This design comes from an exercise in tuning for small area, a short achievable clock period and few clock cycles on the open sky130 flow, not from production work.
Only simulation tests tie the RTL to the original design; equivalence was not proved.
Some runs may be left out. An edit can pass the tests and still lose a function that they never use.
Power and IR drop assume default switching activity.

==> run_1/registers.png <==
The bar under the picture is 100 um long. Other sequential cells in the stronger gray, the rest of the logic in the fainter gray.
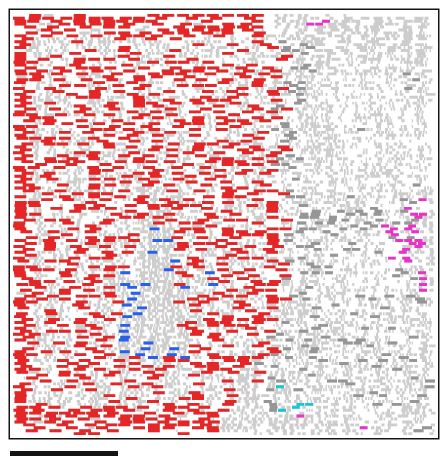
==> run_1/cell_classes.png <==
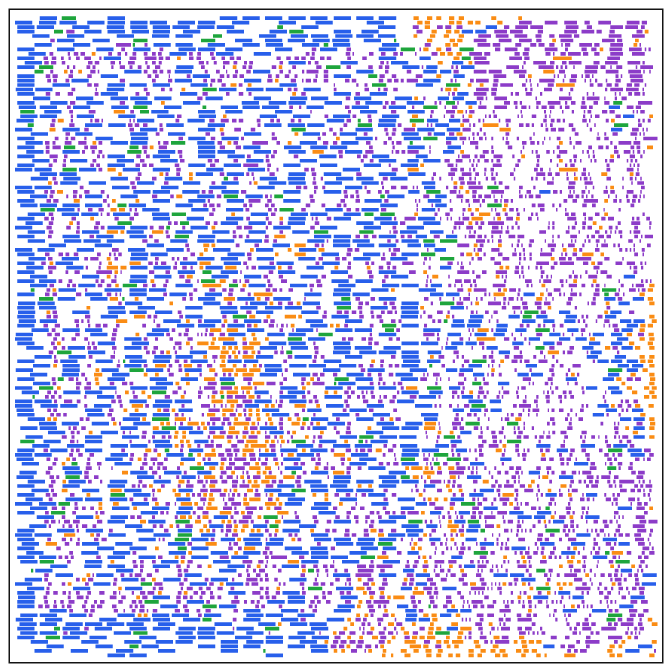
==> run_1/metal_stack.png <==
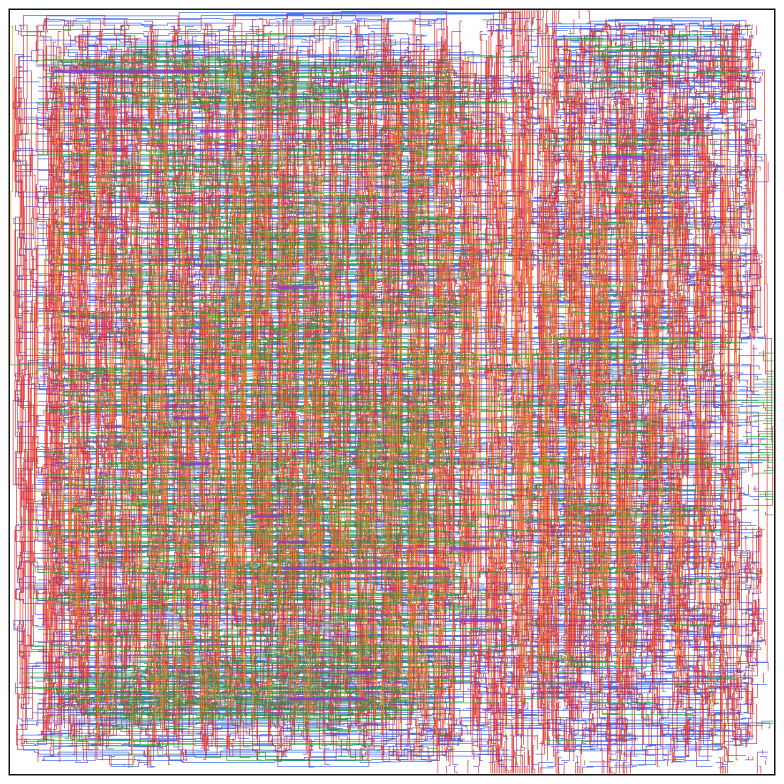
==> config.mk <==
export PLATFORM = sky130hd
export DESIGN_NAME = myCPU
export DESIGN_NICKNAME = myCPU
export VERILOG_FILES = /design/flow/design.v
export SDC_FILE = /design/flow/constraint.sdc
export NUM_CORES = 4
export LEC_CHECK = 0
export CAP_MARGIN = 20
export CELL_PAD_IN_SITES_DETAIL_PLACEMENT = 1
export CELL_PAD_IN_SITES_GLOBAL_PLACEMENT = 1
export CORE_MARGIN = 2
export CORE_UTILIZATION = 40
export CTS_CLUSTER_DIAMETER = 80
export CTS_CLUSTER_SIZE = 30
export PLACE_DENSITY = 0.55
export SETUP_SLACK_MARGIN = 4.3
export SLEW_MARGIN = 20
export TNS_END_PERCENT = 5
==> design.v <==
`timescale 1ns / 1ps
module pfx_add #(parameter W = 32, parameter L = 5) (
    input  wire [W-1:0] a,
    input  wire [W-1:0] b,
    input  wire         ci,
    output wire [W-1:0] s
);
    wire [W-1:0] p = a ^ b;
    wire [W-1:0] gg [0:L];
    wire [W-1:0] pp [0:L];
    assign gg[0] = (a & b) | {{(W-1){1'b0}}, p[0] & ci};
    assign pp[0] = p;
    genvar l, i;
    generate
        for (l = 0; l < L; l = l + 1) begin : g_lvl
            for (i = 0; i < W; i = i + 1) begin : g_bit
                if ((i >> l) & 1) begin : g_op
                    localparam integer J = ((i >> l) << l) - 1;
                    assign gg[l+1][i] = gg[l][i] | (pp[l][i] & gg[l][J]);
                    assign pp[l+1][i] = pp[l][i] & pp[l][J];
                end else begin : g_pass
                    assign gg[l+1][i] = gg[l][i];
                    assign pp[l+1][i] = pp[l][i];
                end
            end
        end
    endgenerate
    assign s = p ^ {gg[L][W-2:0], ci};
endmodule
module cmp_tree (
    input  wire [31:0] a,
    input  wire [31:0] nb,
    output wire        eq,
    output wire        lt
);
    wire [31:0] e0 = a ^ nb;
    wire [31:0] l0 = {a[31] & nb[31], ~(a[30:0] | nb[30:0])};
    wire [31:0] ee [0:5];
    wire [31:0] ll [0:5];
    assign ee[0] = e0;
    assign ll[0] = l0;
    genvar l, i;
    generate
        for (l = 0; l < 5; l = l + 1) begin : g_lvl
            for (i = 0; i < (32 >> (l + 1)); i = i + 1) begin : g_node
                assign ll[l+1][i] = ll[l][2*i+1] | (ee[l][2*i+1] & ll[l][2*i]);
                assign ee[l+1][i] = ee[l][2*i+1] & ee[l][2*i];
            end
            for (i = (32 >> (l + 1)); i < 32; i = i + 1) begin : g_pad
                assign ll[l+1][i] = 1'b0;
                assign ee[l+1][i] = 1'b0;
            end
        end
    endgenerate
    assign eq = ee[5][0];
    assign lt = ll[5][0];
endmodule
`timescale 1ns / 1ps
module myCPU (
    input  wire         cpu_rst,
    input  wire         cpu_clk,
    output wire [13:0]  inst_addr,
    input  wire [31:0]  inst,
    output wire [31:0]  Bus_addr,
    input  wire [31:0]  Bus_rdata,
    output wire         Bus_we,
    output wire [31:0]  Bus_wdata
);
    reg  [31:0] e_a;         
    reg  [31:0] e_b;         
    reg  [31:0] e_s;         
    reg  [ 4:0] e_rd;
    reg         e_wr;        
    reg         e_st;        
    reg         e_ld;        
    reg         e_br;        
    reg         e_jr;        
    reg         e_pred;      
    reg  [ 2:0] e_f3;        
    reg         e_sub;
    reg         e_sra;
    reg  [ 2:0] e_op;        
    reg         e_ress;      
    reg         e_lui;
    reg  [31:0] pc;
    reg  [31:0] m_res;       
    reg  [31:0] m_wd;        
    reg  [ 4:0] m_rd;
    reg         m_wr;
    reg         m_ld;
    reg         m_st;
    wire [31:0] sum;
    pfx_add #(32) u_add (.a(e_a), .b(e_b), .ci(e_sub), .s(sum));
    reg  [31:0] shin, shout, shr;
    integer i;
    always @(*) begin
        for (i = 0; i < 32; i = i + 1)
            shin[i] = (e_op[2]) ? e_a[i] : e_a[31 - i];
        shr = $signed({e_sra & e_a[31], shin}) >>> e_b[4:0];
        for (i = 0; i < 32; i = i + 1)
            shout[i] = (e_op[2]) ? shr[i] : shr[31 - i];
    end
    reg [31:0] alu;
    always @(*) begin
        case (e_op)
            3'd1, 3'd5: alu = shout;
            3'd4:       alu = e_a ^ e_b;
            3'd6:       alu = e_a | e_b;
            3'd7:       alu = e_a & e_b;
            default:    alu = sum;
        endcase
    end
    wire [31:0] r_e = e_ress ? e_s : alu;
    wire eq, lt;
    cmp_tree u_cmp (.a(e_a), .nb(e_b), .eq(eq), .lt(lt));
    wire tkn = e_f3[2] ? lt : (eq ^ e_f3[0]);
    wire redirect = (e_br & (tkn != e_pred)) | e_jr;
    wire [31:0] rtarget = e_jr ? sum : e_s;
    always @(posedge cpu_clk) begin
        m_res <= r_e;
        m_wd  <= e_s;
        m_rd  <= e_rd;
    end
    always @(posedge cpu_clk or posedge cpu_rst)
        if (cpu_rst) begin
            m_wr <= 1'b0;
            m_ld <= 1'b0;
            m_st <= 1'b0;
        end else begin
            m_wr <= e_wr;
            m_ld <= e_ld;
            m_st <= e_st;
        end
    assign Bus_addr  = m_res;
    assign Bus_wdata = m_wd;
    assign Bus_we    = m_st;
    wire [31:0] res = m_ld ? Bus_rdata : m_res;
    reg  [31:0] rf [1:31];
    reg  [31:1] rv;
    genvar g;
    generate
        for (g = 1; g < 32; g = g + 1) begin : g_rf
            always @(posedge cpu_clk)
                if (m_wr && m_rd == g) rf[g] <= res;
        end
    endgenerate
    generate
        for (g = 1; g < 32; g = g + 1) begin : g_rv
            always @(posedge cpu_clk or posedge cpu_rst)
                if (cpu_rst) rv[g] <= 1'b0;
                else if (m_wr && m_rd == g) rv[g] <= 1'b1;
        end
    endgenerate
    assign inst_addr = pc[15:2];
    wire [6:0] opc = inst[6:0];
    wire [4:0] rd  = inst[11:7];
    wire [4:0] rs1 = inst[19:15];
    wire [4:0] rs2 = inst[24:20];
    wire [2:0] f3  = inst[14:12];
    wire is_ctl  = opc[6];                           
    wire is_br   = opc[6] & ~opc[2];
    wire is_jal  = opc[6] & opc[3];
    wire is_jalr = opc[6] & opc[2] & ~opc[3];
    wire is_alu  = ~opc[6] & opc[4];                 
    wire is_lui  = is_alu & opc[2];
    wire is_r    = is_alu & opc[5] & ~opc[2];
    wire is_ld   = ~opc[6] & ~opc[4] & ~opc[5];
    wire is_st   = ~opc[6] & ~opc[4] & opc[5];
    wire writes  = ~is_br & ~is_st & (rd != 5'd0);
    wire [31:0] imm_i = {{20{inst[31]}}, inst[31:20]};
    wire [31:0] imm_s = {{20{inst[31]}}, inst[31:25], inst[11:7]};
    wire [31:0] imm_b = {{20{inst[31]}}, inst[7], inst[30:25], inst[11:8], 1'b0};
    wire [31:0] imm_j = {{12{inst[31]}}, inst[19:12], inst[20], inst[30:21], 1'b0};
    wire [31:0] imm_u = {inst[31:12], 12'b0};
    wire fe1 = e_wr & (e_rd == rs1);
    wire fe2 = e_wr & (e_rd == rs2);
    wire fm1 = m_wr & (m_rd == rs1);
    wire fm2 = m_wr & (m_rd == rs2);
    reg  [31:0] q1, q2;
    integer k;
    always @(*) begin
        q1 = fm1 ? res : 32'b0;
        q2 = fm2 ? res : 32'b0;
        for (k = 1; k < 32; k = k + 1) begin
            q1 = q1 | ({32{~fm1 & rv[k] & (rs1 == k)}} & rf[k]);
            q2 = q2 | ({32{~fm2 & rv[k] & (rs2 == k)}} & rf[k]);
        end
    end
    wire [31:0] r1 = fe1 ? r_e : q1;
    wire [31:0] r2 = fe2 ? r_e : q2;
    wire use1  = ~is_lui & ~is_jal;
    wire use2  = is_r | is_br | is_st;
    wire stall = e_ld & ((use1 & fe1) | (use2 & fe2));
    wire        bpred  = inst[31] | (f3 == 3'b001);
    wire        pred   = is_jal | (is_br & bpred);
    wire [31:0] x1v    = rf[1] & {32{rv[1]}};
    wire        ret_ok = (rs1 == 5'd1) & (inst[31:20] == 12'd0) &
                         (fe1 ? e_ress : (fm1 ? ~m_ld : 1'b1));
    wire [31:0] ret_t  = fe1 ? e_s : (fm1 ? m_res : x1v);
    wire        lj_ok  = fe1 & e_lui;
    wire [19:0] lui_m1 = e_s[31:12] - 20'd1;
    wire [31:0] lj_t   = {(inst[31] ? lui_m1 : e_s[31:12]), inst[31:20]};
    wire        jr_ok  = is_jalr & (ret_ok | lj_ok);
    wire [31:0] jr_t   = ret_ok ? ret_t : lj_t;
    wire [31:0] pc4    = pc + 32'd4;
    wire [31:0] pcimm;
    pfx_add #(32) u_padd (.a(pc), .b(is_jal ? imm_j : imm_b), .ci(1'b0), .s(pcimm));
    wire [31:0] pc_nxt = redirect ? rtarget : stall ? pc : (pred ? pcimm : (jr_ok ? jr_t : pc4));
    always @(posedge cpu_clk or posedge cpu_rst)
        if (cpu_rst) pc <= 32'b0;
        else         pc <= pc_nxt;
    wire        sub  = is_br | (is_r & inst[30] & (f3 == 3'b000));
    wire [31:0] b_in = (is_r | is_br) ? (r2 ^ {32{sub}}) : (is_st ? imm_s : imm_i);
    wire [31:0] s_in = is_st  ? r2 :
                       is_lui ? imm_u :
                       (is_jal | is_jalr | bpred) ? pc4 : pcimm;
    always @(posedge cpu_clk) begin
        e_a    <= r1;
        e_b    <= b_in;
        e_s    <= s_in;
        e_rd   <= rd;
        e_pred <= bpred;
        e_f3   <= f3;
        e_sub  <= sub;
        e_sra  <= inst[30] & f3[2];
        e_op   <= (is_alu & ~is_lui) ? f3 : 3'd0;
        e_ress <= is_lui | is_jal | is_jalr;
        e_lui  <= is_lui;
    end
    always @(posedge cpu_clk or posedge cpu_rst)
        if (cpu_rst) begin
            e_wr <= 1'b0;
            e_st <= 1'b0;
            e_ld <= 1'b0;
            e_br <= 1'b0;
            e_jr <= 1'b0;
        end else begin
            e_wr <= writes  & ~redirect & ~stall;
            e_st <= is_st   & ~redirect & ~stall;
            e_ld <= is_ld   & ~redirect & ~stall;
            e_br <= is_br   & ~redirect & ~stall;
            e_jr <= is_jalr & ~jr_ok & ~redirect & ~stall;
        end
endmodule
==> run.sh <==
#!/bin/bash
# synth_recipe.tcl (not shown) runs the flow's synth.tcl, then flattens the netlist and writes it again
# the make line also repeats each setting of config.mk as NAME=value (left out here)
make -C /OpenROAD-flow-scripts/flow DESIGN_CONFIG=/design/flow/config.mk WORK_HOME=/design/flow/orfs CLKGATE_MAP_FILE= SYNTH_SCRIPT=/design/flow/synth_recipe.tcl finish
==> constraint.sdc <==
create_clock -name core_clock -period 8.0 [get_ports {cpu_clk}]
set_input_delay 1.6000 -clock core_clock [delete_from_list [all_inputs] [get_ports {cpu_clk}]]
set_output_delay 1.6000 -clock core_clock [all_outputs]
set_load 0.01 [all_outputs]
==> out/qor.txt, run 1 <==
Status: finished clean
DR pass1 iterations: 7
Layout cells sized above 1: 23.9%
Mux contribution to synthesized area: 4.97%
Antenna violations before repair: 42
Hold Path Class: reg2reg
Synth Warn #: 4
Fin worst setup slack: 3.68 ns
Clock skew: 0.0777 ns
Final hold viol count: 0
Vias/cell: 7.70
Power Total: 20.7 mW
# setup viols final: 0
Sequential fraction of the synthesis area: 56.6%
Die area: 158000 um2
Nets: 5764
Grt total ovfl: 0
Worst Setup End Kind: register
Cells after Synth: 5185
Most frequent cells after synthesis: 992 x edfxtp_1, 448 x a22oi_1, 333 x clkbuf_1, 274 x nand2_1, 259 x nor2_1
Max cap viols: 0
Period minus WS final: 4.32 ns
Prevailing post-synth register cell: edfxtp_1
Number of fill cells: 15600
Initial Util: 40.3%
Top achievable clock speed: 232 MHz
Post-route insts no fill: 7733
Port Buffers: 142
Final period util: 53.9%
Die Wd: 398 um
Post-synth ARST share: 5.71%
GP Congestion: 1.01
Clock Latency Late Sink: 0.81 ns
Area delta synth->final: 23.1%
Number of global-route vias before repair: 56800
CP Data Required Time: 8.68 ns
Post-DP Area: 67400 um2
Cell variety after synth: 88
Synth top area share: 48.0%
# DRC: 0
Met2 GRT Util: 72.8%
Dominant cell type by area after synthesis: edfxtp_1
Flops & latches, synth: 1243
CTS root buffer: clkbuf_16
Critical path arrival: 4.99 ns
Multi-input logic area: 27200 um2
Slew Limit Headroom: 16.9%
Largest family of logic cells by synthesized area: compound AO/OA/AOI/OAI gates
Worst-Margin Slew: 1.25 ns
Pre-CTS WS: 1.40 ns
DR iter-0 viols: 11600
CTS H-Tree Depth: 3
Compound-Gate Fraction of Synth Area: 21.6%
Type of origin of the critical path: primary input
Placed insts: 7232
Pins over their slew limit: 0
Number of synthesized flops with an enable pin: 992
Synth Area in Simple Gates: 9.61%
Met3 Usage GRT: 19.7%
Synth Net Count: 5357
Clock Pin Slew Worst Setup and Hold Paths: 0.07 ns
CTS Buffer Depth: 3
CTS tree: done
GR Layer Usage met1: 57.2%
Syn_area_per_cell: 12.0 um2
Die H: 398 um
RSZ-0062 raised after global routing: yes
Cell with the most instances after synthesis: edfxtp_1
PD cells: 271 nW/um2
Synth top area cells: edfxtp_1 48%, dfxtp_1 5.8%, a22oi_1 5.4%
Maximum vdd drop: 0.000248 V
Gr busiest metal: met2
Post-synthesis xor/xnor area fraction: 1.40%
Final antenna-violating net count: 0
Testbench counts for the RTL of run 1, summed over its fixed seeds: cycles 151,920.
## Picture notes: registers.png
name in the netlist	color	sequential cells
rv	blue	31
rf	red	992
m_wd	magenta	32
e_rd	cyan	5
Seq/total area: 46.2%
register area: 35300 um2

## Picture notes: cell_classes.png
class	color	cells	share of their area
other buffers and delay cells	orange	751	10%
flip-flops	blue	1243	48%
clock drivers and dummy loads	green	168	4.5%
all other logic	purple	3507	37%
post-route cell area: 76400 um2
FP Rows: 144
Layout Utilization: 49.6%
Core Footprint: 154000 um2

## Picture notes: metal_stack.png
layer	color	wire length
met2	red	172 mm
met1	blue	137 mm
met3	green	54.3 mm
met5	purple	413 um
met4	orange	40.9 mm
WL final: 404000 um
GRT Total Usage: 49.8%
routed len/inst: 52.3 um
via count: 59600

## run 1: final cells by class
type                    instances  area share [%]
flip-flops and latches       1243            46.2
multi-input cells            3398            35.6
diodes                         20          0.0655
clock inverters                71            1.24
inverters                     109           0.555
well taps                    2044            3.35
repair buffers                751            9.94
clock buffers                  97            3.06
## run 1: final timing paths
check,start,to,depth (start not counted)
max,inst[24],e_b[19],16
min,e_st,m_st,0
max in group asynchronous,cpu_rst,rv[29],3
min reg2reg,e_st,m_st,0
max reg2reg,e_b[0],e_b[23],13
min in group asynchronous,cpu_rst,pc[24],2
## run 1: cell usage in the layout (no fill, tap or decap), types with 134 or more instances in the layout
| master | synthesis | final |
|---|---|---|
| edfxtp_1 | 992 | 992 |
| buf_4 | 19 | 441 |
| a22oi_1 | 448 | 438 |
| nand2_1 | 274 | 264 |
| a221oi_1 | 241 | 226 |
| nor2_1 | 259 | 217 |
| a21oi_1 | 207 | 186 |
| a22o_1 | 169 | 169 |
| nand4_1 | 152 | 152 |
| dfxtp_1 | 180 | 143 |
| o21ai_0 | 167 | 140 |
| nand3_1 | 145 | 134 |
## run 1: routing by layer
layer	vias up	part of all wire, %
met1	30300	34
met2	5476	42
met3	1843	13
li1	21900	-
met5	-	0.10
met4	32	10
## run 1: worst max-delay path, cell delays in order
cell and delay [ns]:
buf_6 0.10, buf_12 0.13, xnor2_4 0.15, and4_4 0.35, buf_12 0.14, buf_8 0.11
buf_16 0.14, a21oi_4 0.12, buf_4 0.24, a22o_1 0.19, a221o_1 0.25, nor2_1 0.12
nand4_1 0.55, o22ai_2 0.35, buf_6 0.22, mux2i_1 0.19
## run 1: what timing repair did
item | CTS | global route
pin swaps | 117 | 52
gates cloned | 17 | 0
hold buffers | 0 | 0
resized for setup | 617 | 100
endpoints found under the setup margin | 164 | 143
setup buffers | 249 | 47
## run 1: state kept, by name (all words and copies together) (netlist names), 2 cells and up
signal,cells
e_f3,2
pc,32
rf,992
rv,31
e_op,3
e_rd,5
e_b,32
m_wd,32
e_s,32
e_a,32
m_rd,5
m_res,32
## run 1: power by group
group / leakage, nW / internal [mW] / switching, mW
combinational: 13.4 / 2.21 / 4.17
sequential: 11.4 / 8.05 / 0.936
clock: 1.58 / 2.38 / 2.98
--- run 2 (diff from run 1) ---
--- a/design.v
+++ b/design.v
@@ -29,12 +29,12 @@
 endmodule
 module cmp_tree (
     input  wire [31:0] a,
-    input  wire [31:0] nb,
+    input  wire [31:0] b,
     output wire        eq,
     output wire        lt
 );
-    wire [31:0] e0 = a ^ nb;
-    wire [31:0] l0 = {a[31] & nb[31], ~(a[30:0] | nb[30:0])};
+    wire [31:0] e0 = ~(a ^ b);
+    wire [31:0] l0 = {a[31] & ~b[31], ~a[30:0] & b[30:0]};
     wire [31:0] ee [0:5];
     wire [31:0] ll [0:5];
     assign ee[0] = e0;
@@ -112,7 +112,7 @@
     end
     wire [31:0] r_e = e_ress ? e_s : alu;
     wire eq, lt;
-    cmp_tree u_cmp (.a(e_a), .nb(e_b), .eq(eq), .lt(lt));
+    cmp_tree u_cmp (.a(e_a), .b(e_b), .eq(eq), .lt(lt));
     wire tkn = e_f3[2] ? lt : (eq ^ e_f3[0]);
     wire redirect = (e_br & (tkn != e_pred)) | e_jr;
     wire [31:0] rtarget = e_jr ? sum : e_s;
@@ -176,21 +176,24 @@
     wire fe2 = e_wr & (e_rd == rs2);
     wire fm1 = m_wr & (m_rd == rs1);
     wire fm2 = m_wr & (m_rd == rs2);
-    reg  [31:0] q1, q2;
+    reg  [31:0] t1, t2;
     integer k;
     always @(*) begin
-        q1 = fm1 ? res : 32'b0;
-        q2 = fm2 ? res : 32'b0;
+        t1 = 32'b0;
+        t2 = 32'b0;
         for (k = 1; k < 32; k = k + 1) begin
-            q1 = q1 | ({32{~fm1 & rv[k] & (rs1 == k)}} & rf[k]);
-            q2 = q2 | ({32{~fm2 & rv[k] & (rs2 == k)}} & rf[k]);
-        end
-    end
+            t1 = t1 | ({32{rv[k] & (rs1 == k)}} & rf[k]);
+            t2 = t2 | ({32{rv[k] & (rs2 == k)}} & rf[k]);
+        end
+    end
+    wire [31:0] q1 = fm1 ? res : t1;
+    wire [31:0] q2 = fm2 ? res : t2;
     wire [31:0] r1 = fe1 ? r_e : q1;
     wire [31:0] r2 = fe2 ? r_e : q2;
     wire use1  = ~is_lui & ~is_jal;
     wire use2  = is_r | is_br | is_st;
-    wire stall = e_ld & ((use1 & fe1) | (use2 & fe2));
+    wire sub   = is_r & inst[30] & (f3 == 3'b000);
+    wire stall = (e_ld & ((use1 & fe1) | (use2 & fe2))) | (sub & fe2);
     wire        bpred  = inst[31] | (f3 == 3'b001);
     wire        pred   = is_jal | (is_br & bpred);
     wire [31:0] x1v    = rf[1] & {32{rv[1]}};
@@ -203,14 +206,15 @@
     wire        jr_ok  = is_jalr & (ret_ok | lj_ok);
     wire [31:0] jr_t   = ret_ok ? ret_t : lj_t;
     wire [31:0] pc4    = pc + 32'd4;
-    wire [31:0] pcimm;
-    pfx_add #(32) u_padd (.a(pc), .b(is_jal ? imm_j : imm_b), .ci(1'b0), .s(pcimm));
+    wire [31:0] pcb, pcj;
+    pfx_add #(32) u_padb (.a(pc), .b(imm_b), .ci(1'b0), .s(pcb));
+    pfx_add #(32) u_padj (.a(pc), .b(imm_j), .ci(1'b0), .s(pcj));
+    wire [31:0] pcimm  = is_jal ? pcj : pcb;
     wire [31:0] pc_nxt = redirect ? rtarget : stall ? pc : (pred ? pcimm : (jr_ok ? jr_t : pc4));
     always @(posedge cpu_clk or posedge cpu_rst)
         if (cpu_rst) pc <= 32'b0;
         else         pc <= pc_nxt;
-    wire        sub  = is_br | (is_r & inst[30] & (f3 == 3'b000));
-    wire [31:0] b_in = (is_r | is_br) ? (r2 ^ {32{sub}}) : (is_st ? imm_s : imm_i);
+    wire [31:0] b_in = (is_r | is_br) ? (sub ? ~q2 : r2) : (is_st ? imm_s : imm_i);
     wire [31:0] s_in = is_st  ? r2 :
                        is_lui ? imm_u :
                        (is_jal | is_jalr | bpred) ? pc4 : pcimm;
==> out/qor.txt, run 2 <==
Hold Path Class: reg2reg
Clock power share: 25.0%
Reg power frac: 42.1%
Cell variety after synth: 111
Compound-Gate Fraction of Synth Area: 22.1%
Nets: 5819
Cts hold-fix bufs: 0
Number of global-route vias before repair: 56500
Internal Power: 12.7 mW
CTS H-Tree Depth: 3
Routed len/inst: 50.5 um
Port Buffers: 142
Critical path's top delay family: adder cells
Die Wd: 403 um
Synth Area in Simple Gates: 10.0%
Antenna violations before repair: 28
Post-route cell area: 75300 um2
Area delta synth->final: 18.2%
Dominant cell type by area after synthesis: edfxtp_1
Period minus WS final: 4.23 ns
Synth Net Count: 5648
Slew Limit Headroom: 18.2%
Pins over their slew limit: 0
Cell with the most instances after synthesis: edfxtp_1
Clock sinks: 1243
GP Congestion: 1.04
Mux contribution to synthesized area: 4.14%
Cts bufs inserted: 85
Status: finished clean
Net Sw Frac: 39.7%
Synth Warn #: 4
CP cell instances: buf_16 > clkinvlp_4 > fa_2 > inv_2 > fa_2 > buf_4 > buf_4 > fa_2 > xor2_1 > nor3_1 > a21oi_1 > o31a_1 > nand2_1 > o31ai_1 > buf_4
Clock Pin Slew Worst Setup and Hold Paths: 0.08 ns
Max stage delay on crit path: 0.93 ns
Sw Pwr: 8.38 mW
Final Hold Slack: 0.365 ns
CTS tree: done
Post-synth ARST share: 5.71%
Cells after Synth: 5427
Layout Utilization: 47.6%
CTS root buffer: clkbuf_16
Multi-input logic area: 28200 um2
First-pass GRT wire length: 517000 um
Number of fill cells: 16100
Prevailing post-synth register cell: edfxtp_1
Largest family of logic cells by synthesized area: compound AO/OA/AOI/OAI gates
Vias/cell: 7.66
Final hold viol count: 0
Core Footprint: 158000 um2
Register area: 35300 um2
Worst-Margin Slew: 1.23 ns
Top achievable clock speed: 237 MHz
Flops & latches, synth: 1243
Layout cells sized above 1: 19.5%
Worst Setup End Kind: register
Critical path class: reg2reg
Clock Latency Late Sink: 0.79 ns
Sequential fraction of the synthesis area: 55.2%
RSZ-0062 raised after global routing: yes
Post-synthesis xor/xnor area fraction: 1.43%
Top reg by flops: rf
CP max stage cell: xor2_1
Number of synthesized flops with an enable pin: 992
Critical path arrival: 4.87 ns
Final antenna-violating net count: 0
Max FFs per register: 992
FP Rows: 146
Synth top area share: 46.8%
DR iter-0 viols: 10600
CTS Buffer Depth: 3
Max cap viols: 0
Post-DP Area: 68200 um2
Commonest non-fill, non-tap cells in the layout: 992 x edfxtp_1, 351 x a22oi_1, 318 x buf_4
CP Data Required Time: 8.64 ns
Type of origin of the critical path: register
# setup viols final: 0
Comb power frac: 32.9%
PD cells: 280 nW/um2
Commonest non-fill, non-tap cell in the layout: edfxtp_1
Initial Util: 40.3%
Leakage: 25.9 nW
DR pass1 iterations: 9
Crit path buf inv count: 6
Most frequent cells after synthesis: 992 x edfxtp_1, 369 x clkbuf_1, 351 x a22oi_1, 311 x nand2_1, 307 x a221oi_1
# DRC: 0
Final period util: 52.8%
Maximum vdd drop: 0.000265 V
Clock skew: 0.0816 ns
Synth top area cells: edfxtp_1 47%, dfxtp_1 5.7%, a221oi_1 4.2%
Grt total ovfl: 0
Syn_area_per_cell: 11.7 um2
Testbench counts for the RTL of run 2, summed over its fixed seeds: cycles 151,931.
==> run 2: logic make-up after synthesis <==
| group | Yosys count |
|---|---|
| buffers and inverters | 602 |
| flip-flops | 1243 |
| AO/OA/AOI/OAI | 1842 |
| multiplexers | 193 |
| adder cells (fa/ha/maj) | 155 |
| AND/OR/NAND/NOR | 1288 |
| XOR/XNOR | 104 |
==> run 2: path summary, 6_finish.rpt <==
kind,start,to,cells after the start
max,e_b[0],e_a[3],15
min,e_st,m_st,0
max reg2reg,e_b[0],e_a[3],15
min reg2reg,e_st,m_st,0
max in group asynchronous,cpu_rst,m_ld,3
min in group asynchronous,cpu_rst,rv[10],2
==> run 2: what timing repair did <==
action,CTS,global route
cloned,8,2
pin swaps,79,23
resized for setup,479,60
endpoints found under the setup margin,167,152
buffers inserted,157,21
==> run 2: layout make-up <==
cell class                 count  area share (%)
antenna                       20          0.0664
clock buffer                  89            2.89
clock inverter                69            1.46
inverter                     132           0.706
multi-input combinational   3587            37.4
sequential                  1243            46.8
tap                         2072            3.44
timing repair buffer         549            7.20
==> run 2: worst register-to-register path, delay by kind of cell (launching register included) <==
kind,cells,cell delay [ns]
AO/OA/AOI/OAI,3,0.77
XOR/XNOR,1,0.93
adder cells (fa/ha/maj),3,0.96
buffers and inverters,6,0.91
flip-flops,1,0.37
AND/OR/NAND/NOR,2,0.20
==> run 2: power groups by stage <==
stage / logic [mW] / registers (mW) / clock network, mW
after floorplan: 3.23 / 8.51 / 0
after global placement: 5.89 / 8.94 / 0
after detailed placement: 5.97 / 8.95 / 0
after CTS: 6.59 / 8.83 / 5.26
after global routing: 7.13 / 8.88 / 5.47
final: 6.95 / 8.88 / 5.27
==> run 2: metrics by stage <==
stage          total power [mW]  setup slack (ns)  std cells
2_1_floorplan              11.7              4.05       5427
3_3_place_gp               14.8              1.66       7393
3_5_place_dp               14.9              1.69       7393
4_1_cts                    20.7              3.89       7716
5_1_grt                    21.5              3.73       7744
6_report                   21.1              3.77       7761
==> run 2: routing by layer <==
layer  vias to the layer above  part of all wire, %  GRT usage [%]
li1                      22200                    -              -
met1                     30400                   36           58.4
met2                      5386                   42           68.8
met3                      1478                   13           13.5
met4                         8                  9.2           36.4
met5                         -                0.014          0.208
==> run_2/metal_stack.png <==
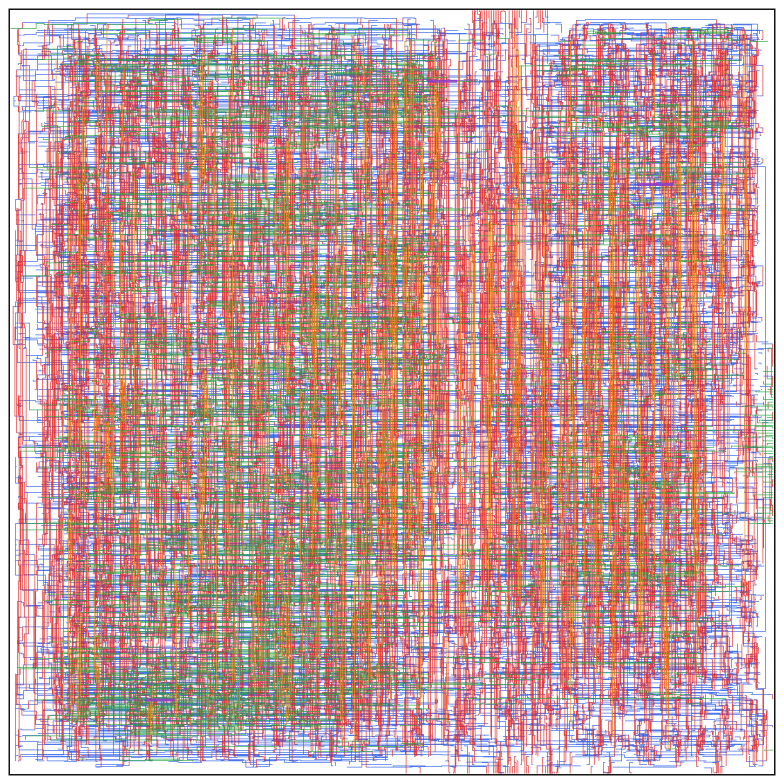
layer	color	wire length
met1	blue	140 mm
met3	green	49.9 mm
met2	red	166 mm
met4	orange	36.3 mm
met5	purple	54.3 um
GRT Total Usage: 47.0%
WL final: 392000 um
via count: 59500

==> run_2/final_all.png <==
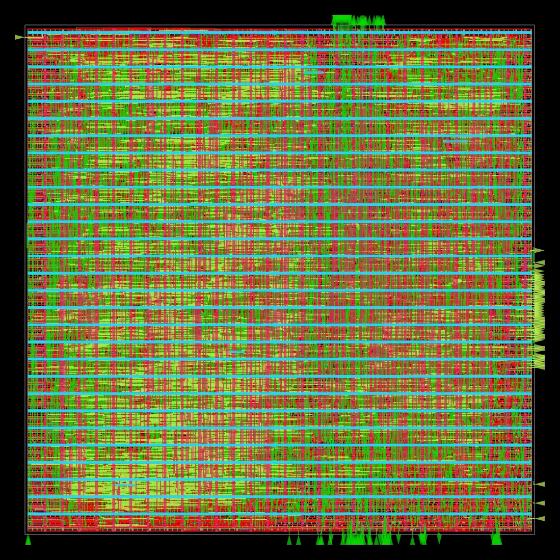
Die H: 403 um
die area: 162000 um2
I/O pin cnt: 145

--- run 3 (diff from run 2) ---
--- a/config.mk
+++ b/config.mk
@@ -13,6 +13,6 @@
 export CTS_CLUSTER_DIAMETER = 80
 export CTS_CLUSTER_SIZE = 30
 export PLACE_DENSITY = 0.55
-export SETUP_SLACK_MARGIN = 4.3
+export SETUP_SLACK_MARGIN = 5.0
 export SLEW_MARGIN = 20
 export TNS_END_PERCENT = 5
==> out/qor.txt, run 3 <==
Post-synth ARST share: 5.71%
Antenna violations before repair: 25
Cts hold-fix bufs: 0
Prevailing post-synth register cell: edfxtp_1
Maximum vdd drop: 0.000261 V
Max stage delay on crit path: 0.58 ns
Critical path arrival: 4.62 ns
Max FFs per register: 992
Comb power frac: 35.3%
Final period util: 50.2%
Final hold viol count: 0
Number of global-route vias before repair: 56900
Top achievable clock speed: 249 MHz
Met3 wire length: 52600 um
Synth Warn #: 4
GRT Total Usage: 47.1%
I/O pin cnt: 145
DR iter-0 viols: 10700
CTS root buffer: clkbuf_16
Critical path class: in2reg
CTS tree: done
Largest family of logic cells by synthesized area: compound AO/OA/AOI/OAI gates
# setup viols final: 0
Synth Net Count: 5648
Via count: 60700
Status: finished clean
Leakage: 27.8 nW
Commonest non-fill, non-tap cell in the layout: edfxtp_1
Crit path buf inv count: 2
DR pass1 iterations: 10
Synth top area share: 46.8%
Post-synthesis xor/xnor area fraction: 1.43%
Slew Limit Headroom: 17.5%
DR top layer: met5
Compound-Gate Fraction of Synth Area: 22.1%
Synth Area in Simple Gates: 10.0%
Dpl hpwl: 245000 um
Clock skew: 0.0666 ns
Max cap viols: 0
Top reg by flops: rf
RSZ-0062 raised after global routing: yes
Placed insts: 7390
Clock sinks: 1243
Critical path's most frequent cell: nand3_1
GP Congestion: 1.02
Synth top area cells: edfxtp_1 47%, dfxtp_1 5.7%, a221oi_1 4.2%
Net Sw Frac: 40.0%
Layout cells sized above 1: 27.1%
Sw Pwr: 8.70 mW
Critical path's top delay family: simple AND/OR/NAND/NOR gates
First-pass GRT wire length: 519000 um
CP max stage cell: nand3_1
Sequential fraction of the synthesis area: 55.2%
Period minus WS final: 4.02 ns
Number of synthesized flops with an enable pin: 992
CTS Buffer Depth: 3
Worst Setup End Kind: register
Cells after Synth: 5427
# DRC: 0
Grt total ovfl: 0
Cts bufs inserted: 83
CTS H-Tree Depth: 3
Reg power frac: 40.8%
Syn_area_per_cell: 11.7 um2
Most frequent cells after synthesis: 992 x edfxtp_1, 369 x clkbuf_1, 351 x a22oi_1, 311 x nand2_1, 307 x a221oi_1
Internal Power: 13.1 mW
Cell variety after synth: 111
CTS resizes: 628
Port Buffers: 142
Core Footprint: 158000 um2
Mux contribution to synthesized area: 4.14%
Vias/cell: 7.59
Clock power share: 23.9%
Met1 wire length: 140000 um
Post-CTS Repair Setup Buffers: 182
Hold Path Class: reg2reg
CP Data Required Time: 8.60 ns
Clock Pin Slew Worst Setup and Hold Paths: 0.08 ns
Clock Latency Late Sink: 0.79 ns
Initial Util: 40.3%
Flops & latches, synth: 1243
Worst-Margin Slew: 1.24 ns
Met2 Wirelength: 171000 um
Nets: 6053
Die area: 162000 um2
CP cell instances: buf_16 > xor2_4 > nor4_4 > buf_6 > nand3_2 > nand3_1 > nand3_1 > a31o_2 > a221oi_1 > o211ai_1
Dominant cell type by area after synthesis: edfxtp_1
Area delta synth->final: 25.7%
Cell with the most instances after synthesis: edfxtp_1
[run 3: kinds of logic (layout without fill, tap and decap cells)]
logic type               count (synthesis)  count (layout)
other                                    0              18
flip-flops                            1243            1243
buffers and inverters                  602            1061
adder cells (fa/ha/maj)                155             155
XOR/XNOR                               104             104
AND/OR/NAND/NOR                       1288            1303
AO/OA/AOI/OAI                         1842            1844
multiplexers                           193             193
[run 3: power groups by stage]
stage | combinational, mW | clock, mW | sequential, mW
after floorplan | 3.24 | 0 | 8.51
after global placement | 5.86 | 0 | 8.95
after detailed placement | 5.93 | 0 | 8.95
after CTS | 6.75 | 5.17 | 8.79
after global routing | 7.87 | 5.37 | 8.87
final | 7.69 | 5.20 | 8.87
[run 3: per-stage QoR]
| step | utilization [%] | power [mW] | setup slack, ns | hold WS, ns | instance area, um2 |
|---|---|---|---|---|---|
| after floorplan | - | 11.7 | 4.05 | 0.329 | 64000 |
| after global placement | 43.1 | 14.8 | 1.79 | 0.338 | 68200 |
| after detailed placement | 43.1 | 14.9 | 1.81 | 0.349 | 68200 |
| after CTS | 47.8 | 20.7 | 4.05 | 0.366 | 75600 |
| after global routing | 50.6 | 22.1 | 3.99 | 0.376 | 80000 |
| final | 50.6 | 21.8 | 3.98 | 0.367 | 80100 |
[run 3: cell type report]
cell class / instances / area, um2
Multi-Input combinational cell: 3599 / 30300
Tap cell: 2072 / 2590
Timing Repair Buffer: 772 / 8140
Sequential cell: 1243 / 35300
Timing Repair inverter: 1 / 5.00
Clock buffer: 85 / 2090
Fill cell: 15900 / 78100
Inverter: 132 / 541
Clock inverter: 71 / 1070
Antenna cell: 18 / 45.0
[run 3: final timing paths]
path / from / end / cells past startpoint
hold / removal: e_st / m_st / 0
max in group asynchronous: cpu_rst / pc[25] / 3
setup reg to reg: e_b[0] / e_s[27] / 17
setup / recovery: inst[16] / pc[26] / 10
hold reg to reg: e_st / m_st / 0
min in group asynchronous: cpu_rst / rv[29] / 2
[run 3: routing by layer]
metal	vias to the layer above	track usage (%)
met4	26	35.8
li1	22800	-
met5	-	1.55
met2	5412	70.3
met3	1674	14.2
met1	30800	57.2
[run 3: worst reg2reg max path, delay by kind of cell, from the launching register on]
family                   cells  cell delay, ns
AO/OA/AOI/OAI                7            1.22
adder cells (fa/ha/maj)      2            0.59
buffers and inverters        5            0.71
flip-flops                   1            0.47
multiplexers                 1            0.31
AND/OR/NAND/NOR              2            0.55
==> run_3/final_all.png <==
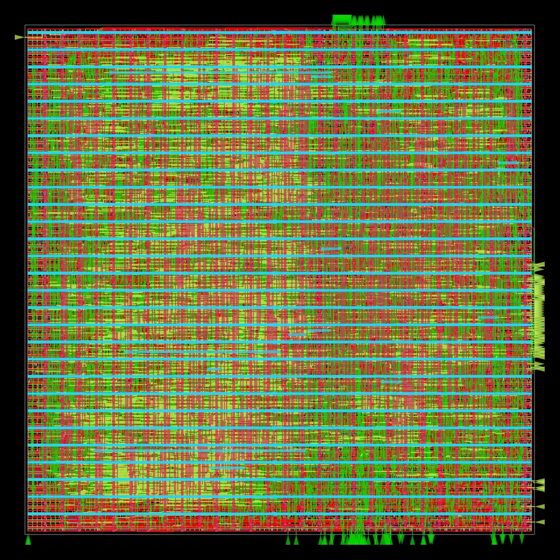
Die Wd: 403 um
FP Rows: 146
post-route insts no fill: 7993
post-route cell area: 80100 um2
Layout Utilization: 50.6%

==> run_3/metal_stack.png <==
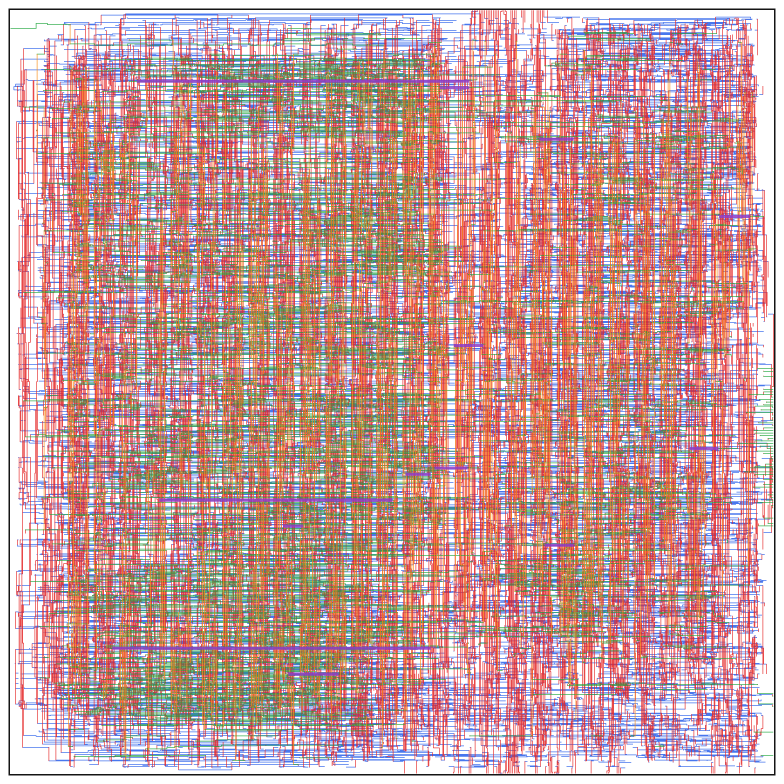
layer	color	wire length
met4	orange	39.6 mm
met1	blue	140 mm
met2	red	171 mm
met5	purple	610 um
met3	green	52.6 mm
routed len/inst: 50.5 um
WL final: 404000 um

--- run 4 (diff from run 3) ---
==> config.mk (replaced) <==
export PLATFORM = sky130hd
export DESIGN_NAME = myCPU
export DESIGN_NICKNAME = myCPU
export VERILOG_FILES = /design/flow/design.v
export SDC_FILE = /design/flow/constraint.sdc
export NUM_CORES = 4
export LEC_CHECK = 0
export ABC_AREA = 1
export CAP_MARGIN = 20
export CELL_PAD_IN_SITES_DETAIL_PLACEMENT = 1
export CELL_PAD_IN_SITES_GLOBAL_PLACEMENT = 1
export CORE_MARGIN = 2
export CORE_UTILIZATION = 55
export CTS_CLUSTER_DIAMETER = 70
export CTS_CLUSTER_SIZE = 25
export PLACE_DENSITY = 0.72
export SETUP_SLACK_MARGIN = 5.0
export SLEW_MARGIN = 20
export TNS_END_PERCENT = 5
==> out/qor.txt, run 4 <==
GRT Total Usage: 81.4%
Dpl hpwl: 254000 um
Grt total ovfl: 259
Fail Step: global routing
Pre-CTS WS: 1.59 ns
Post-synth ARST share: 5.71%
Most frequent cells after synthesis: 2249 x nand2_1, 992 x edfxtp_1, 986 x inv_1, 687 x nand3_1, 502 x o21ai_0
Synthesized area: 67200 um2
Synth Warn #: 4
Synth Net Count: 8113
Clock sinks: 1243
Die H: 354 um
GP Congestion: 1.09
CTS H-Tree Depth: 3
Cts bufs inserted: 88
Cell with the most instances after synthesis: nand2_1
Port Buffers: 142
Syn_area_per_cell: 8.52 um2
Status: did not finish
Sequential fraction of the synthesis area: 52.3%
Post-DP Area: 71200 um2
Initial Util: 55.3%
Number of synthesized flops with an enable pin: 992
Cells after Synth: 7892
Synth top area share: 44.3%
Run Error: [ERROR GRT-0232] Routing congestion too high. Check the congestion heatmap in the GUI.
Die Wd: 354 um
Synth top area cells: edfxtp_1 44%, nand2_1 13%, inv_1 5.5%
I/O pin cnt: 145
CTS root buffer: clkbuf_16
Prevailing post-synth register cell: edfxtp_1
Dominant cell type by area after synthesis: edfxtp_1
CTS Buffer Depth: 3
Cell variety after synth: 63
Placed insts: 9511
FP Rows: 128
Flops & latches, synth: 1243
Largest net degree at the start of global routing: 72
run 4: cell count changes after synthesis, moves of 152 or more:
cell | previous run | this run
nand3_1 | 174 | 687
a22oi_1 | 351 | 7
a22o_1 | 292 | 23
nor2_1 | 280 | 432
o22ai_1 | 18 | 249
a221oi_1 | 307 | 105
inv_1 | 125 | 986
o21ai_0 | 167 | 502
nand2_1 | 311 | 2249
run 4: layer usage:
layer | overflow | global-route usage (%)
met3 | 18 | 70.5
met4 | 95 | 78.4
met1 | 14 | 82.7
met2 | 131 | 92.9
met5 | 1 | 50.6
run 4: timing repair:
item	4_1_cts
endpoints found under the setup margin	273
pin swaps	96
gates resized for setup	928
cloned	26
hold buffers	0
hold endpoints to repair	0
buffers inserted	214
run 4: how the worst max path moves through the flow:
stage	from	end	slack, ns	cells past startpoint
after global placement	inst[19]	pc[27]	1.59	20
after CTS	inst[23]	e_b[6]	4.59	18
after floorplan	inst[27]	pc[17]	4.32	18
after detailed placement	inst[19]	pc[27]	1.59	20
run 4: cell families after synthesis:
logic type / synth area share (%)
DFF: 52.3
and+or+nand+nor: 23.1
buffers and inverters: 8.13
xor gates and xnor gates: 0.781
adders and majority gates: 3.04
AOI/OAI and AO/OA: 12.5
muxes: 0.179
run 4: metrics by stage:
| step | total power [mW] | hold WS (ns) | util, % |
|---|---|---|---|
| after floorplan | 11.8 | 0.331 | - |
| after global placement | 14.4 | 0.336 | 58.6 |
| after detailed placement | 14.7 | 0.338 | 58.6 |
| after CTS | 20.3 | 0.352 | 65.6 |
run 4: power groups by stage:
stage                     registers, mW  clock network [mW]  logic, mW
after global placement             8.89                   0       5.50
after CTS                          8.76                5.07       6.43
after floorplan                    8.53                   0       3.30
after detailed placement           8.91                   0       5.74
--- run 5 (diff from run 4) ---
--- a/config.mk
+++ b/config.mk
@@ -10,10 +10,10 @@
 export CELL_PAD_IN_SITES_DETAIL_PLACEMENT = 1
 export CELL_PAD_IN_SITES_GLOBAL_PLACEMENT = 1
 export CORE_MARGIN = 2
-export CORE_UTILIZATION = 55
+export CORE_UTILIZATION = 40
 export CTS_CLUSTER_DIAMETER = 70
 export CTS_CLUSTER_SIZE = 25
-export PLACE_DENSITY = 0.72
-export SETUP_SLACK_MARGIN = 5.0
+export PLACE_DENSITY = 0.55
+export SETUP_SLACK_MARGIN = 4.3
 export SLEW_MARGIN = 20
 export TNS_END_PERCENT = 5
==> out/qor.txt, run 5 <==
Maximum vdd drop: 0.000238 V
Number of global-route vias before repair: 65300
Max cap viols: 0
I/O pin cnt: 145
Die area: 171000 um2
Port Buffers: 142
Comb power frac: 30.5%
Clock sinks: 1243
CTS root buffer: clkbuf_16
Slew Limit Headroom: 16.2%
Cell with the most instances after synthesis: nand2_1
PD cells: 267 nW/um2
Post-synth ARST share: 5.71%
FP Rows: 150
Routed len/inst: 40.3 um
DR pass1 iterations: 9
Clock Latency Late Sink: 0.85 ns
Critical path class: reg2reg
Cts hold-fix bufs: 0
Clock Pin Slew Worst Setup and Hold Paths: 0.08 ns
Max stage delay on crit path: 0.79 ns
CP Data Required Time: 8.67 ns
Number of synthesized flops with an enable pin: 992
Initial Util: 40.3%
Antenna violations before repair: 44
CTS Buffer Depth: 3
Net Sw Frac: 39.9%
Layout cells sized above 1: 12.9%
Fin worst setup slack: 4.03 ns
Worst Setup End Kind: register
Critical path's most frequent cell: nand2_1
First-pass GRT wire length: 561000 um
Vias/cell: 6.60
Multi-input logic area: 28100 um2
Core Footprint: 167000 um2
Status: finished clean
Critical path's top delay family: buffers and inverters
Critical path arrival: 4.63 ns
Top reg by flops: rf
Flops & latches, synth: 1243
# DRC: 0
GP Congestion: 1.01
Synth top area cells: edfxtp_1 44%, nand2_1 13%, inv_1 5.5%
CTS tree: done
Post-route insts no fill: 10600
Reg power frac: 41.5%
Area delta synth->final: 19.7%
Sw Pwr: 8.58 mW
Syn_area_per_cell: 8.52 um2
Pre-CTS WS: 1.81 ns
Hold Path Class: reg2reg
Placed insts: 10100
Commonest non-fill, non-tap cell in the layout: nand2_1
Cts bufs inserted: 110
Crit path buf inv count: 2
DR iter-0 viols: 11100
CP max stage cell: inv_1
CP cell instances: buf_4 > mux2i_1 > inv_1 > o21ai_0 > nand2_1 > nand2_1 > nand2_1 > nand2_1 > nand2_1
Leakage: 33.2 nW
RSZ-0062 raised after global routing: yes
Synth Warn #: 4
Final hold viol count: 0
Synthesized area: 67200 um2
Grt total ovfl: 0
Worst-Margin Slew: 1.26 ns
CTS H-Tree Depth: 3
Die Wd: 414 um
Pins over their slew limit: 0
Synth top area share: 44.3%
Largest net degree at the start of global routing: 66
GRT Total Usage: 48.0%
Cell variety after synth: 63
Final period util: 49.6%
Final Hold Slack: 0.354 ns
Period minus WS final: 3.97 ns
Synth Net Count: 8113
Top achievable clock speed: 252 MHz
Final antenna-violating net count: 0
Max FFs per register: 992
-- run 5: repair_timing --
| action | CTS | global route |
|---|---|---|
| endpoints found under the setup margin | 158 | 135 |
| pin swaps | 65 | 58 |
| buffers inserted | 111 | 87 |
| cloned | 10 | 2 |
| gates resized for setup | 490 | 186 |
-- run 5: logic make-up after synthesis --
logic type	synth area share, %
simple gates	23.1
buf+inv	8.13
compound gates	12.5
flops	52.3
fa+ha+maj	3.04
xor+xnor	0.781
mux	0.179
-- run 5: final timing paths --
kind	start	endpoint	slack [ns]	cells after the start
max in group asynchronous	cpu_rst	m_ld	5.61	3
worst max register to register	m_ld	e_b[12]	4.03	9
worst min-delay path	e_st	m_st	0.35	0
worst max-delay path	m_ld	e_b[12]	4.03	9
min in group asynchronous	cpu_rst	rv[21]	1.19	2
worst min register to register	e_st	m_st	0.35	0
-- run 5: stage by stage --
stage          total power [mW]  util (%)  instance area (um2)
3_3_place_gp               14.8      43.2                72100
6_report                   21.5      48.2                80500
4_1_cts                    21.0      47.2                78800
5_1_grt                    22.0      48.1                80400
3_5_place_dp               14.9      43.2                72200
2_1_floorplan              11.8         -                67300
-- run 5: layer usage --
layer / vias up / global-route usage, % / part of all wire [%]
met5: - / 0.806 / 0.13
met4: 26 / 39.3 / 10
met3: 1734 / 16.2 / 13
met2: 5760 / 71.5 / 42
met1: 34600 / 56.1 / 35
li1: 27800 / - / -
-- run 5: power groups by stage --
stage                     Sequential, mW  Combinational, mW  Clock, mW
final                               8.93               6.55       6.02
after global routing                8.91               6.93       6.18
after CTS                           8.89               6.17       5.98
after detailed placement            9.01               5.92          0
after global placement              9.01               5.79          0
after floorplan                     8.53               3.28          0
-- run 5: final cells by class --
| cell class | count | area share [%] |
|---|---|---|
| Clock buffer | 122 | 3.63 |
| Timing Repair Buffer | 599 | 7.59 |
| Multi-Input combinational cell | 5252 | 34.9 |
| Sequential cell | 1243 | 43.7 |
| Inverter | 1034 | 5.21 |
| Antenna cell | 65 | 0.202 |
| Tap cell | 2204 | 3.43 |
| Timing Repair inverter | 2 | 0.0124 |
| Clock inverter | 83 | 1.27 |
==> run_5/clock_map.png <==
The bar under the picture is 100 um long.
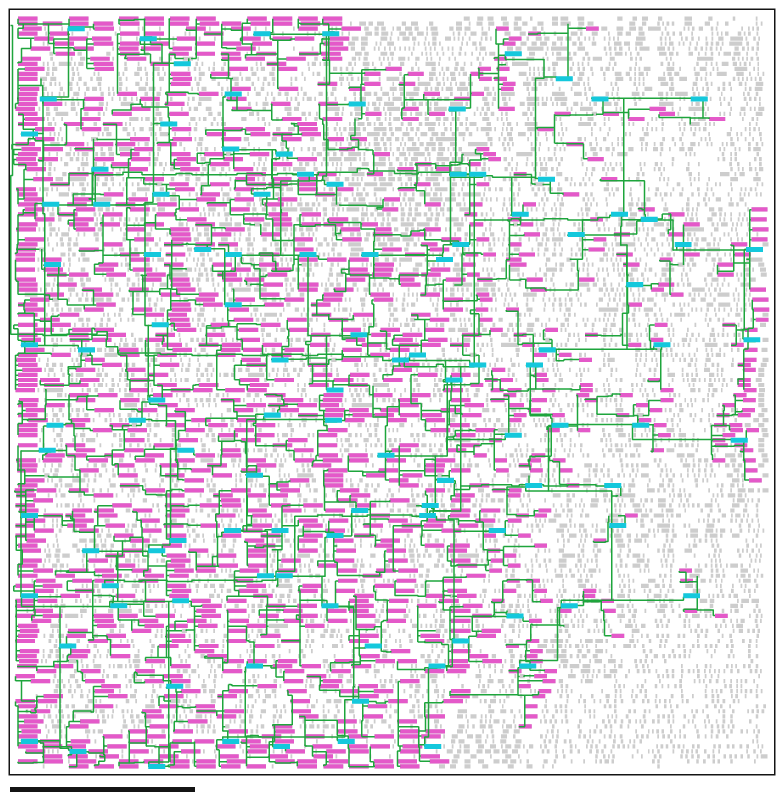
[flip-flops] magenta | count: 1243
[cells driving clock nets] cyan | count: 110
[clock wires] green | length: 17000 um
routed clock nets	111
clock power share: 28.0%
clock skew: 0.0899 ns

==> run_5/registers.png <==
The bar under the picture is 100 um long. Other sequential cells in the stronger gray, the rest of the logic in the fainter gray.
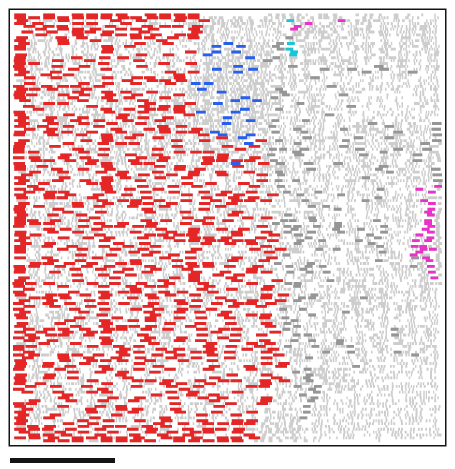
name in the netlist	color	sequential cells
m_wd	magenta	32
e_rd	cyan	5
rf	red	992
rv	blue	31
not colored	183
Layout Utilization: 48.2%
Seq group: 8.93 mW
register area: 35200 um2
Seq/total area: 43.7%

[re-timing with driven ports]
The results above use ideal ports. As a check the final layouts listed here were re-extracted and re-timed, cells and wires unchanged. Step 1: set_driving_cell puts a clkbuf_16 on cpu_clk and a buf_2 on each other input, an assumption about the parent block. Step 2 adds t to the input delays and takes it off the output delays; t is the mean of the earliest and latest rising clock arrival at the registers after step 1. Input paths then give back, and output paths get back, about the clock's delay inside the block. Slacks: ideal ports / drivers / drivers and shift; pairs: ideal ports / drivers.
run	shift t [ns]	setup WS [ns]	hold slack, ns	clock arrival spread, ns	worst slew at a driven data input, ns
run 1	0.859	3.685 / 3.742 / 2.882	0.350 / 0.350 / 0.350	0.079 / 0.079	0.06
run 2	0.846	3.774 / 3.774 / 3.052	0.365 / 0.365 / 0.365	0.090 / 0.089	0.05
run 3	0.839	3.985 / 3.958 / 3.119	0.367 / 0.367 / 0.367	0.080 / 0.080	0.18
run 5	0.896	4.032 / 4.032 / 3.210	0.354 / 0.354 / 0.354	0.099 / 0.099	0.06
After both steps setup and hold are still met in every run listed. The setup slack of run 3, which loses most, moves by -0.027 ns with the drivers and by -0.866 ns with both steps.
